Source: an optimization exercise on an open RTL-to-GDS flow (aim: small area). Production flows keep margins and buffers that such runs may drop. In this exercise RTL edits were held to simulation tests only and were not proved equivalent to the original.

File: design/flow/design.v
`timescale 1ns / 1ps
module tetris_main(clk, rst, Btn_Left, Btn_Right, Btn_Down, Btn_Spin, GridS, GridA, Score);
	reg [199:0] Grid_Settled;
	reg [229:0] Grid_Active;
	input clk, rst, Btn_Left, Btn_Right, Btn_Down, Btn_Spin;
	output wire [199:0] GridS;
	output wire [199:0] GridA;
	output reg [12:0] Score;
	assign GridS = Grid_Settled[199:0];
	assign GridA = Grid_Active[229:30];
	parameter START_SCREEN_SETTLED = 200'b0;
	parameter GAMEOVER_SCREEN_SETTLED = 200'b0;
	parameter ROW_MASK = 10'b11111_11111;
	parameter BEGINNING_SA = 8'd213;
	parameter PS_None = 0,
			  PS_O_1 =  1,
			  PS_I_1 =  2,
			  PS_I_2 =  3,
			  PS_S_1 =  4,
			  PS_S_2 =  5,
			  PS_Z_1 =  6,
			  PS_Z_2 =  7,
			  PS_L_1 =  8,
			  PS_L_2 =  9,
			  PS_L_3 = 10,
			  PS_L_4 = 11,
			  PS_J_1 = 12,
			  PS_J_2 = 13,
			  PS_J_3 = 14,
			  PS_J_4 = 15,
			  PS_T_1 = 16,
			  PS_T_2 = 17,
			  PS_T_3 = 18,
			  PS_T_4 = 19;
	parameter PSd_O_1 = 16'b0110_0110_0000_0000,
			  PSd_I_1 = 16'b0100_0100_0100_0100,
			  PSd_I_2 = 16'b0000_1111_0000_0000,
			  PSd_S_1 = 16'b0000_0110_1100_0000,
			  PSd_S_2 = 16'b0100_0110_0010_0000,
			  PSd_Z_1 = 16'b0000_1100_0110_0000,
			  PSd_Z_2 = 16'b0100_1100_1000_0000,
			  PSd_L_1 = 16'b0100_0100_0110_0000,
			  PSd_L_2 = 16'b0000_1110_1000_0000,
			  PSd_L_3 = 16'b0110_0010_0010_0000,
			  PSd_L_4 = 16'b0010_1110_0000_0000,
			  PSd_J_1 = 16'b0100_0100_1100_0000,
			  PSd_J_2 = 16'b1000_1110_0000_0000,
			  PSd_J_3 = 16'b0110_0100_0100_0000,
			  PSd_J_4 = 16'b0000_1110_0010_0000,
			  PSd_T_1 = 16'b0100_1110_0000_0000,
			  PSd_T_2 = 16'b0100_1100_0100_0000,
			  PSd_T_3 = 16'b0000_1110_0100_0000,
			  PSd_T_4 = 16'b0100_0110_0100_0000;
	parameter S_Start = 0, 				 
			  S_Initialize = 1,			 
			  S_GenerateNewPiece = 2,	 
			  S_Idle = 3,				 
			  S_MoveLeft = 4,			 
			  S_MoveRight = 5,			 
			  S_Spin = 6,				 
			  S_SpinCorrection = 7,		 
			  S_Wait = 8,				 
			  S_Tick = 9,				 
			  S_CleanFullRows = 10,		 
			  S_CleanEmptyRows = 11,	 
			  S_CheckLoss = 12,			 
			  S_GameOver = 13;			 
	reg [199:0] Grid_Mask;
	wire Column_Left = Grid_Active[229] | Grid_Active[219] | Grid_Active[209] | Grid_Active[199] | Grid_Active[189]
					 | Grid_Active[179] | Grid_Active[169] | Grid_Active[159] | Grid_Active[149] | Grid_Active[139]
					 | Grid_Active[129] | Grid_Active[119] | Grid_Active[109] | Grid_Active[099] | Grid_Active[089]
					 | Grid_Active[079] | Grid_Active[069] | Grid_Active[059] | Grid_Active[049] | Grid_Active[039]
					 | Grid_Active[029] | Grid_Active[019] | Grid_Active[009];
	wire Column_Left2 = Grid_Active[228] | Grid_Active[218] | Grid_Active[208] | Grid_Active[198] | Grid_Active[188]
					  | Grid_Active[178] | Grid_Active[168] | Grid_Active[158] | Grid_Active[148] | Grid_Active[138]
					  | Grid_Active[128] | Grid_Active[118] | Grid_Active[108] | Grid_Active[098] | Grid_Active[088]
					  | Grid_Active[078] | Grid_Active[068] | Grid_Active[058] | Grid_Active[048] | Grid_Active[038]
					  | Grid_Active[028] | Grid_Active[018] | Grid_Active[008];
	wire Column_Right = Grid_Active[220] | Grid_Active[210] | Grid_Active[200] | Grid_Active[190] | Grid_Active[180]
					  | Grid_Active[170] | Grid_Active[160] | Grid_Active[150] | Grid_Active[140] | Grid_Active[130]
					  | Grid_Active[120] | Grid_Active[110] | Grid_Active[100] | Grid_Active[090] | Grid_Active[080]
					  | Grid_Active[070] | Grid_Active[060] | Grid_Active[050] | Grid_Active[040] | Grid_Active[030]
					  | Grid_Active[020] | Grid_Active[010] | Grid_Active[000];
	wire Column_Right2 = Grid_Active[221] | Grid_Active[211] | Grid_Active[201] | Grid_Active[191] | Grid_Active[181]
					   | Grid_Active[171] | Grid_Active[161] | Grid_Active[151] | Grid_Active[141] | Grid_Active[131]
					   | Grid_Active[121] | Grid_Active[111] | Grid_Active[101] | Grid_Active[091] | Grid_Active[081]
					   | Grid_Active[071] | Grid_Active[061] | Grid_Active[051] | Grid_Active[041] | Grid_Active[031]
					   | Grid_Active[021] | Grid_Active[011] | Grid_Active[001];
	reg [4:0] AP_State_PS;  
	reg [15:0] AP_State_PSd;  
	reg [7:0] AP_State_SA;  
	reg [4:0] Game_State;
	reg [5:0] Game_State_Counter;
	reg [2:0] Row_Elim_Counter;
	reg [16:0] Game_Clock_Counter;
	reg [13:0] Game_Clock_Acc;
	wire Game_Tick = Game_Clock_Counter[16];
	reg [2:0] Random_Counter;
	always @(posedge clk) begin
		if (rst)
			Random_Counter <= 3'b0;
		else if (Random_Counter == 3'b110)
			Random_Counter <= 3'b0;
		else
			Random_Counter <= Random_Counter + 1'b1;
	end
	 always @(posedge clk) begin
		if (rst)					Game_Clock_Acc <= 5;
		else if (Score < 13'd100)	Game_Clock_Acc <= 5;
		else if (Score < 13'd200)	Game_Clock_Acc <= 10;
		else if (Score < 13'd300)	Game_Clock_Acc <= 20;
		else if (Score < 13'd400)	Game_Clock_Acc <= 40;
		else if (Score < 13'd500)	Game_Clock_Acc <= 80;
		else if (Score < 13'd600)	Game_Clock_Acc <= 160;
		else if (Score < 13'd700)	Game_Clock_Acc <= 320;
		else if (Score < 13'd800)	Game_Clock_Acc <= 640;
		else if (Score < 13'd900)	Game_Clock_Acc <= 1280;
		else					Game_Clock_Acc <= 2560;
	end
	always @(posedge clk) begin
		if (rst) AP_State_PSd <= 16'b0;
		else case (AP_State_PS)
			PS_O_1: AP_State_PSd <= PSd_O_1;
			PS_I_1: AP_State_PSd <= PSd_I_1;
			PS_I_2: AP_State_PSd <= PSd_I_2;
			PS_S_1: AP_State_PSd <= PSd_S_1;
			PS_S_2: AP_State_PSd <= PSd_S_2;
			PS_Z_1: AP_State_PSd <= PSd_Z_1;
			PS_Z_2: AP_State_PSd <= PSd_Z_2;
			PS_L_1: AP_State_PSd <= PSd_L_1;
			PS_L_2: AP_State_PSd <= PSd_L_2;
			PS_L_3: AP_State_PSd <= PSd_L_3;
			PS_L_4: AP_State_PSd <= PSd_L_4;
			PS_J_1: AP_State_PSd <= PSd_J_1;
			PS_J_2: AP_State_PSd <= PSd_J_2;
			PS_J_3: AP_State_PSd <= PSd_J_3;
			PS_J_4: AP_State_PSd <= PSd_J_4;
			PS_T_1: AP_State_PSd <= PSd_T_1;
			PS_T_2: AP_State_PSd <= PSd_T_2;
			PS_T_3: AP_State_PSd <= PSd_T_3;
			PS_T_4: AP_State_PSd <= PSd_T_4;
			default: AP_State_PSd <= 16'b0;
		endcase
	end
	always @(posedge clk) begin
		if (rst) Grid_Active <= 230'b0;
		else Grid_Active <= 230'b0 + (AP_State_PSd[15:12] << (AP_State_SA + 30))
					+ (AP_State_PSd[11:8] << (AP_State_SA + 20))
					+ (AP_State_PSd[7:4] << (AP_State_SA + 10))
					+ (AP_State_PSd[3:0] << (AP_State_SA));
	end
	always @(posedge clk) begin
		if (rst)
			Game_Clock_Counter <= 0;
		else if (Game_State == S_Idle)
			Game_Clock_Counter <= Game_Clock_Counter[15:0] + Game_Clock_Acc;
		else if (Game_State == S_Spin)
			Game_Clock_Counter <= 0;
	end
	always @(posedge clk) begin
		if (rst) begin
			Game_State <= S_Start;
			Game_State_Counter <= 6'b0;
			Grid_Settled <= 200'b0;
			Grid_Mask <= 200'b0;
			Row_Elim_Counter <= 3'b0;
			Score <= 13'd0;
			AP_State_PS <= PS_None;
			AP_State_SA <= 8'd0;
		end
		else case (Game_State)
			S_Start: begin
				Grid_Settled <= START_SCREEN_SETTLED;
				if (Btn_Spin) begin
					Game_State_Counter <= 1'b0;
					Game_State <= S_Initialize;
				end
			end
			S_Initialize: begin
				Score <= 13'd0;
				Grid_Settled <= 200'b0;
				Game_State_Counter <= 1'b0;
				Game_State <= S_GenerateNewPiece;
			end
			S_GenerateNewPiece: begin
				if (Game_State_Counter == 0) begin
					case (Random_Counter)
						0: AP_State_PS <= PS_O_1;
						1: AP_State_PS <= PS_I_1;
						2: AP_State_PS <= PS_S_1;
						3: AP_State_PS <= PS_Z_1;
						4: AP_State_PS <= PS_L_1;
						5: AP_State_PS <= PS_J_1;
						default: AP_State_PS <= PS_T_1;
					endcase
					AP_State_SA <= BEGINNING_SA;
				end
				if (Game_State_Counter < 2)  
					Game_State_Counter <= Game_State_Counter + 1'b1;
				else begin
					Game_State_Counter <= 1'b0;
					Game_State <= S_Idle;
				end
			end
			S_Idle: begin
				if (Btn_Spin) begin
					Game_State_Counter <= 1'b0;
					Game_State <= S_Spin;
				end
				else if (Btn_Left) begin
					if ((Column_Left == 0) && (({1'b0,Grid_Settled[199:1]} & Grid_Active[229:30]) == 0))
						Game_State <= S_MoveLeft;
				end
				else if (Btn_Right) begin
					if ((Column_Right == 0) && (({Grid_Settled[198:0],1'b0} & Grid_Active[229:30]) == 0))
						Game_State <= S_MoveRight;
				end
				else if (Game_Tick || Btn_Down) begin
					Game_State_Counter <= 1'b0;
					Game_State <= S_Tick;
				end
			end
			S_MoveLeft: begin
				AP_State_SA <= AP_State_SA + 1'b1;
				Game_State_Counter <= 1;
				Game_State <= S_Wait;
			end
			S_MoveRight: begin
				AP_State_SA <= AP_State_SA - 1'b1;
				Game_State_Counter <= 1;
				Game_State <= S_Wait;
			end
			S_Spin: begin
				if (Game_State_Counter == 0) begin
					case (AP_State_PS)
						PS_O_1: AP_State_PS <= PS_O_1;
						PS_I_1: AP_State_PS <= PS_I_2;
						PS_I_2: AP_State_PS <= PS_I_1;
						PS_S_1: AP_State_PS <= PS_S_2;
						PS_S_2: AP_State_PS <= PS_S_1;
						PS_Z_1: AP_State_PS <= PS_Z_2;
						PS_Z_2: AP_State_PS <= PS_Z_1;
						PS_L_1: AP_State_PS <= PS_L_2;
						PS_L_2: AP_State_PS <= PS_L_3;
						PS_L_3: AP_State_PS <= PS_L_4;
						PS_L_4: AP_State_PS <= PS_L_1;
						PS_J_1: AP_State_PS <= PS_J_2;
						PS_J_2: AP_State_PS <= PS_J_3;
						PS_J_3: AP_State_PS <= PS_J_4;
						PS_J_4: AP_State_PS <= PS_J_1;
						PS_T_1: AP_State_PS <= PS_T_2;
						PS_T_2: AP_State_PS <= PS_T_3;
						PS_T_3: AP_State_PS <= PS_T_4;
						PS_T_4: AP_State_PS <= PS_T_1;
						default: AP_State_PS <= PS_None;
					endcase
				end
				if (Game_State_Counter < 3)
					Game_State_Counter <= Game_State_Counter + 1'b1;
				else begin
					Game_State_Counter <= 1'b0;
					Game_State <= S_SpinCorrection;
				end
			end
			S_SpinCorrection: begin
				Game_State_Counter <= Game_State_Counter + 1'b1;
				if (Game_State_Counter[0] == 0) begin
					if (Column_Left && Column_Right) begin
						if (Column_Left2 && Column_Right2)  
							AP_State_SA <= AP_State_SA + 2'd2;
						else if (Column_Left2 == 0)
							AP_State_SA <= AP_State_SA + 1'b1;
						else if (Column_Right2 == 0)
							AP_State_SA <= AP_State_SA - 1'b1;
					end
					else if ((Grid_Active[229:30] & Grid_Settled) != 0) begin
						AP_State_SA <= AP_State_SA + 4'd10;
					end
					else begin
						Game_State_Counter <= 1;
						Game_State <= S_Wait;
					end
				end				
			end
			S_Wait: begin
				if (Game_State_Counter != 0)
					Game_State_Counter <= Game_State_Counter + 1'b1;
				else Game_State <= S_Idle;
			end
			S_Tick: begin
				if (Grid_Active[39:30] > 0 || (Grid_Settled[189:0] & Grid_Active[229:40]) > 0) begin
					Grid_Settled <= Grid_Settled | Grid_Active[229:30];
					Game_State <= S_CleanFullRows;
					Game_State_Counter <= 16'b0;
				end
				else begin
					AP_State_SA <= AP_State_SA - 4'd10;
					Game_State_Counter <= 1'b1;
					Game_State <= S_Wait;
				end
			end
			S_CleanFullRows: begin
				if (Game_State_Counter == 0) begin
					Grid_Mask <= {ROW_MASK,190'b0};
					Row_Elim_Counter <= 3'b0;
				end
				else begin
					if ( Grid_Mask != 0 &&(Grid_Mask & Grid_Settled) == Grid_Mask) begin
						Grid_Settled <= Grid_Settled ^ Grid_Mask;
						Row_Elim_Counter <= Row_Elim_Counter + 1'b1;
					end
					Grid_Mask <= Grid_Mask >> 10;
				end
				if (Game_State_Counter > 21) begin
					case (Row_Elim_Counter)
						3'b000: Score <= Score;
						3'b001: Score <= Score + 13'd5;
						3'b010: Score <= Score + 13'd15;
						3'b011: Score <= Score + 13'd25;
						3'b100: Score <= Score + 13'd40;
						default: Score <= Score;
					endcase
					Game_State_Counter <= 16'b0;
					Game_State <= S_CleanEmptyRows;
				end
				else
					Game_State_Counter <= Game_State_Counter + 1'b1;
			end
			S_CleanEmptyRows: begin
				Game_State_Counter <= Game_State_Counter + 1'b1;
				case (Game_State_Counter)
					 0: if (Grid_Settled[189:180] == 0) Grid_Settled <= (Grid_Settled[199:190] << 180) + Grid_Settled[179:0];
					 1: if (Grid_Settled[179:170] == 0) Grid_Settled <= (Grid_Settled[199:180] << 170) + Grid_Settled[169:0];
					 2: if (Grid_Settled[169:160] == 0) Grid_Settled <= (Grid_Settled[199:170] << 160) + Grid_Settled[159:0];
					 3: if (Grid_Settled[159:150] == 0) Grid_Settled <= (Grid_Settled[199:160] << 150) + Grid_Settled[149:0];
					 4: if (Grid_Settled[149:140] == 0) Grid_Settled <= (Grid_Settled[199:150] << 140) + Grid_Settled[139:0];
					 5: if (Grid_Settled[139:130] == 0) Grid_Settled <= (Grid_Settled[199:140] << 130) + Grid_Settled[129:0];
					 6: if (Grid_Settled[129:120] == 0) Grid_Settled <= (Grid_Settled[199:130] << 120) + Grid_Settled[119:0];
					 7: if (Grid_Settled[119:110] == 0) Grid_Settled <= (Grid_Settled[199:120] << 110) + Grid_Settled[109:0];
					 8: if (Grid_Settled[109:100] == 0) Grid_Settled <= (Grid_Settled[199:110] << 100) + Grid_Settled[099:0];
					 9: if (Grid_Settled[099:090] == 0) Grid_Settled <= (Grid_Settled[199:100] <<  90) + Grid_Settled[089:0];
					10: if (Grid_Settled[089:080] == 0) Grid_Settled <= (Grid_Settled[199:090] <<  80) + Grid_Settled[079:0];
					11: if (Grid_Settled[079:070] == 0) Grid_Settled <= (Grid_Settled[199:080] <<  70) + Grid_Settled[069:0];
					12: if (Grid_Settled[069:060] == 0) Grid_Settled <= (Grid_Settled[199:070] <<  60) + Grid_Settled[059:0];
					13: if (Grid_Settled[059:050] == 0) Grid_Settled <= (Grid_Settled[199:060] <<  50) + Grid_Settled[049:0];
					14: if (Grid_Settled[049:040] == 0) Grid_Settled <= (Grid_Settled[199:050] <<  40) + Grid_Settled[039:0];
					15: if (Grid_Settled[039:030] == 0) Grid_Settled <= (Grid_Settled[199:040] <<  30) + Grid_Settled[029:0];
					16: if (Grid_Settled[029:020] == 0) Grid_Settled <= (Grid_Settled[199:030] <<  20) + Grid_Settled[019:0];
					17: if (Grid_Settled[019:010] == 0) Grid_Settled <= (Grid_Settled[199:020] <<  10) + Grid_Settled[009:0];
					18: if (Grid_Settled[009:000] == 0) Grid_Settled <= (Grid_Settled[199:010]);
				endcase
				if (Game_State_Counter < 18)
					Game_State_Counter <= Game_State_Counter + 1'b1;
				else begin
					Game_State_Counter <= 16'b0;
					Game_State <= S_CheckLoss;
				end
			end
			S_CheckLoss: begin
				if (Grid_Settled[199:190] > 0)
					Game_State <= S_GameOver;
				else begin
					Game_State <= S_GenerateNewPiece;
					Game_State_Counter <= 0;
				end
			end
			S_GameOver: begin
				if (Game_State_Counter != 0)
					Game_State_Counter <= Game_State_Counter + 1'b1;
				else if (Btn_Spin)
					Game_State <= S_Initialize;
			end
			default: Game_State <= S_Start;
		endcase
	end
endmodule
File: design/flow/run.sh
#!/bin/bash
# synth_recipe.tcl (not shown) runs the flow's synth.tcl, then flattens the netlist and writes it again
# the make line also repeats each setting of config.mk as NAME=value (left out here)
make -C /OpenROAD-flow-scripts/flow DESIGN_CONFIG=/design/flow/config.mk WORK_HOME=/design/flow/orfs CLKGATE_MAP_FILE= SYNTH_SCRIPT=/design/flow/synth_recipe.tcl finish
File: design/flow/config.mk
export PLATFORM = sky130hd
export DESIGN_NAME = tetris_main
export DESIGN_NICKNAME = tetris_main
export VERILOG_FILES = /design/flow/design.v
export SDC_FILE = /design/flow/constraint.sdc
export NUM_CORES = 8
export LEC_CHECK = 0
export CAP_MARGIN = 40
export CORE_MARGIN = 2
export CORE_UTILIZATION = 35
export SLEW_MARGIN = 40
File: design/flow/constraint.sdc
create_clock -name core_clock -period 12.0 [get_ports {clk}]
set_input_delay 2.4000 -clock core_clock [delete_from_list [all_inputs] [get_ports {clk}]]
set_output_delay 2.4000 -clock core_clock [all_outputs]
set_load 0.01 [all_outputs]
==> results.cfg <==
[outcome]
status = finished clean

[floorplanning]
die_w_microns = 440
die_h_microns = 440
tap_cells = 2495

[clock_network]
cts_buffer_depth = 3
cts.reportedPaths.clkPinSlew_ns = 0.06
cts_tree = yes
clock_sinks = 519
post_cts_resized = 0
numCtsBuffers = 74
cts_hold_buffers = 0
post-cts-setup-buffers = 0
cts.htree.levels = 3
cts_root_buf = clkbuf_16
insertion_delay_ns = 0.77

[drt]
drt_iter0_drc = 13900
drtPass1Iterations = 9
top_layer_used = met5
drc_errors = 0
met1_length_microns = 189000
ant_nets = 0

[finish]
nonClkBufAreaFrac = 0.0981
nFlopsAndLatches = 519
final-instance-count-excl-fill = 12300
post-route-util = 0.412
multi_input_area_sq_um = 49400
drive_gt1_frac = 0.0842
ff_latch_area_sq_um = 10400
diodes = 121
design_area_sq_um = 77500
final_common_cell = nor2_1
seqAreaFraction = 0.135
reg_top3 = Grid_Active: 212 flops, Grid_Settled: 200 flops, Grid_Mask: 20 flops
n_fill_cell = 19800
nets = 10600
final_cell_mix = nor2_1, inv_1, nand2_1
top_register = Grid_Active
multi_input_area_share = 0.637
largest_register_ffs = 212
areaGrowthSynthToFinish_pct = 16.6
num-nonclk-buffers = 868
nMultiInputCombCells = 7099
top_area_cell_class = multi-input combinational cells

[logic_synthesis]
syn_nets = 10300
syn-instance-count = 9357
synth-edff-count = 0
async_flop_share = 0
synth_most_common_cell = nor2_1
ys_seq_area_frac = 0.156
synthTopCellsByCount = nor2_1, inv_1, nand2_1, a21oi_1, dfxtp_1
avgSynthCellArea_sq_um = 7.11
synth_cell_types = 103
synthesis.area_sq_um = 66500
synth-main-ff-cell = dfxtp_1
synthAdderAreaFrac = 0.227
yosys.area.top_type_share = 0.156
synth-xor-area-share = 0.0349
synth_top_family_by_area = compound AO/OA/AOI/OAI gates
synth_compound_area_frac = 0.234

[power_and_ir_drop]
pg_clk_uw = 2510
power.total_uw = 7570
power.leakage_uw = 0.0301
power_frac_seq = 0.251
power_top_consumer = combinational logic
power_frac_comb = 0.417
p_sw_frac = 0.481
clkPwrFrac = 0.332

[placement]
io_buffers = 418
placed_area_sq_um = 74100
dp_hpwl_microns = 418000
place_worst_setup_slack_ns = 2.51
gp_congestion = 1.19
dpl.cell_count = 12000

[critical_path]
r2r_end = Grid_Active[196]
start_kind = flip-flop
critical_path.startpoint = AP_State_SA[3]
critPathMaxStageDelay_ns = 0.83
worstSetupPathType = flip-flop to flip-flop
r2r_setup_slack_ns = 2.27
cp-end-kind = flip-flop
endpoint = Grid_Active[196]
crit_fanout = 40
required_ns = 12.63
cp.arrival_ns = 10.36
reg2reg_from = AP_State_SA[3]

[global_routing]
use_met2 = 0.769
antenna_found_initial = 100
grt_max_degree = 138
grt_pass1_wl_microns = 717000
busiest_layer = met2

[timing]
setup_violations = 0
whs_ns = 0.466
slew_violations = 0
worstMarginPinSlew_ns = 1.15
min_period_over_period = 0.811
final.min_clock_period_ns = 9.73
fin_skew_ns = 0.0478
setup_slack_ns = 2.27
rsz0062_at_grt = no

[min_path]
min_path_cells = 1
min_to = Random_Counter[0]
min_path_type = flip-flop to flip-flop
congestion.png
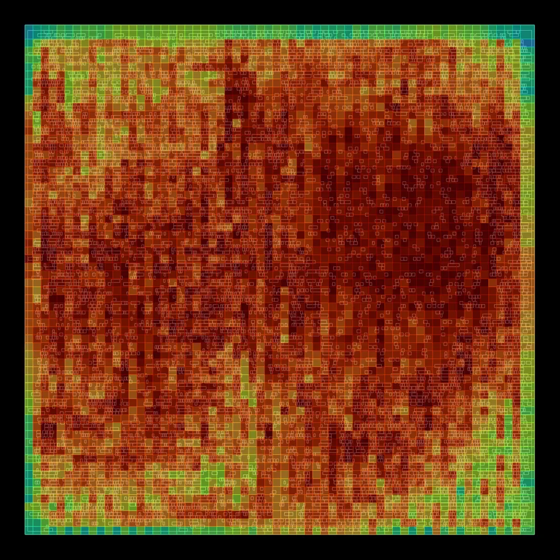
Wirelength per Cell: 44.5 microns
met3 GRT Util: 0.268
met1 GRT Util: 0.604

metal_density.png
Scale bar: 100 microns. 22 x 22 tiles, from dark blue (low) to red (high), scaled to the fullest tile. Values are wire area over tile area, all layers added.
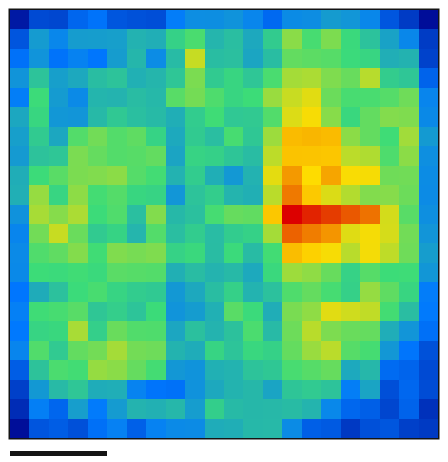
densest ninth of the die: middle right
fullest tile: 1.2
mean over tiles: 0.53
tiles over half the peak: 38%
final wirelength: 547000 microns
vias: 85.3k
Tot GR Track Use: 0.550

[re-timing with driven ports]
In the flow no input, the clock included, has a driving cell. The finished layout below was timed again as built, in two steps.
Step 1, drivers: a clkbuf_16 drives clk and a buf_2 each remaining input, both assumed.
Step 2 times the ports against the registers' clock, not the clock port: input delays grow and output delays shrink by t, the midpoint of the rising clock arrivals with the driver on.
Slacks: ideal / step 1 / step 2; pairs: ideal / step 1.
t (ns): 0.841
setup slack, ns: 2.269 / 2.269 / 2.269
hold WS [ns]: 0.466 / 0.466 / 0.466
latest minus earliest clock arrival (ns): 0.057 / 0.057
worst register clock-pin slew, ns: 0.07 / 0.07
After both steps setup and hold are still met in this run. The setup slack of this run moves by 0.000 ns with the drivers and by 0.000 ns with both steps.
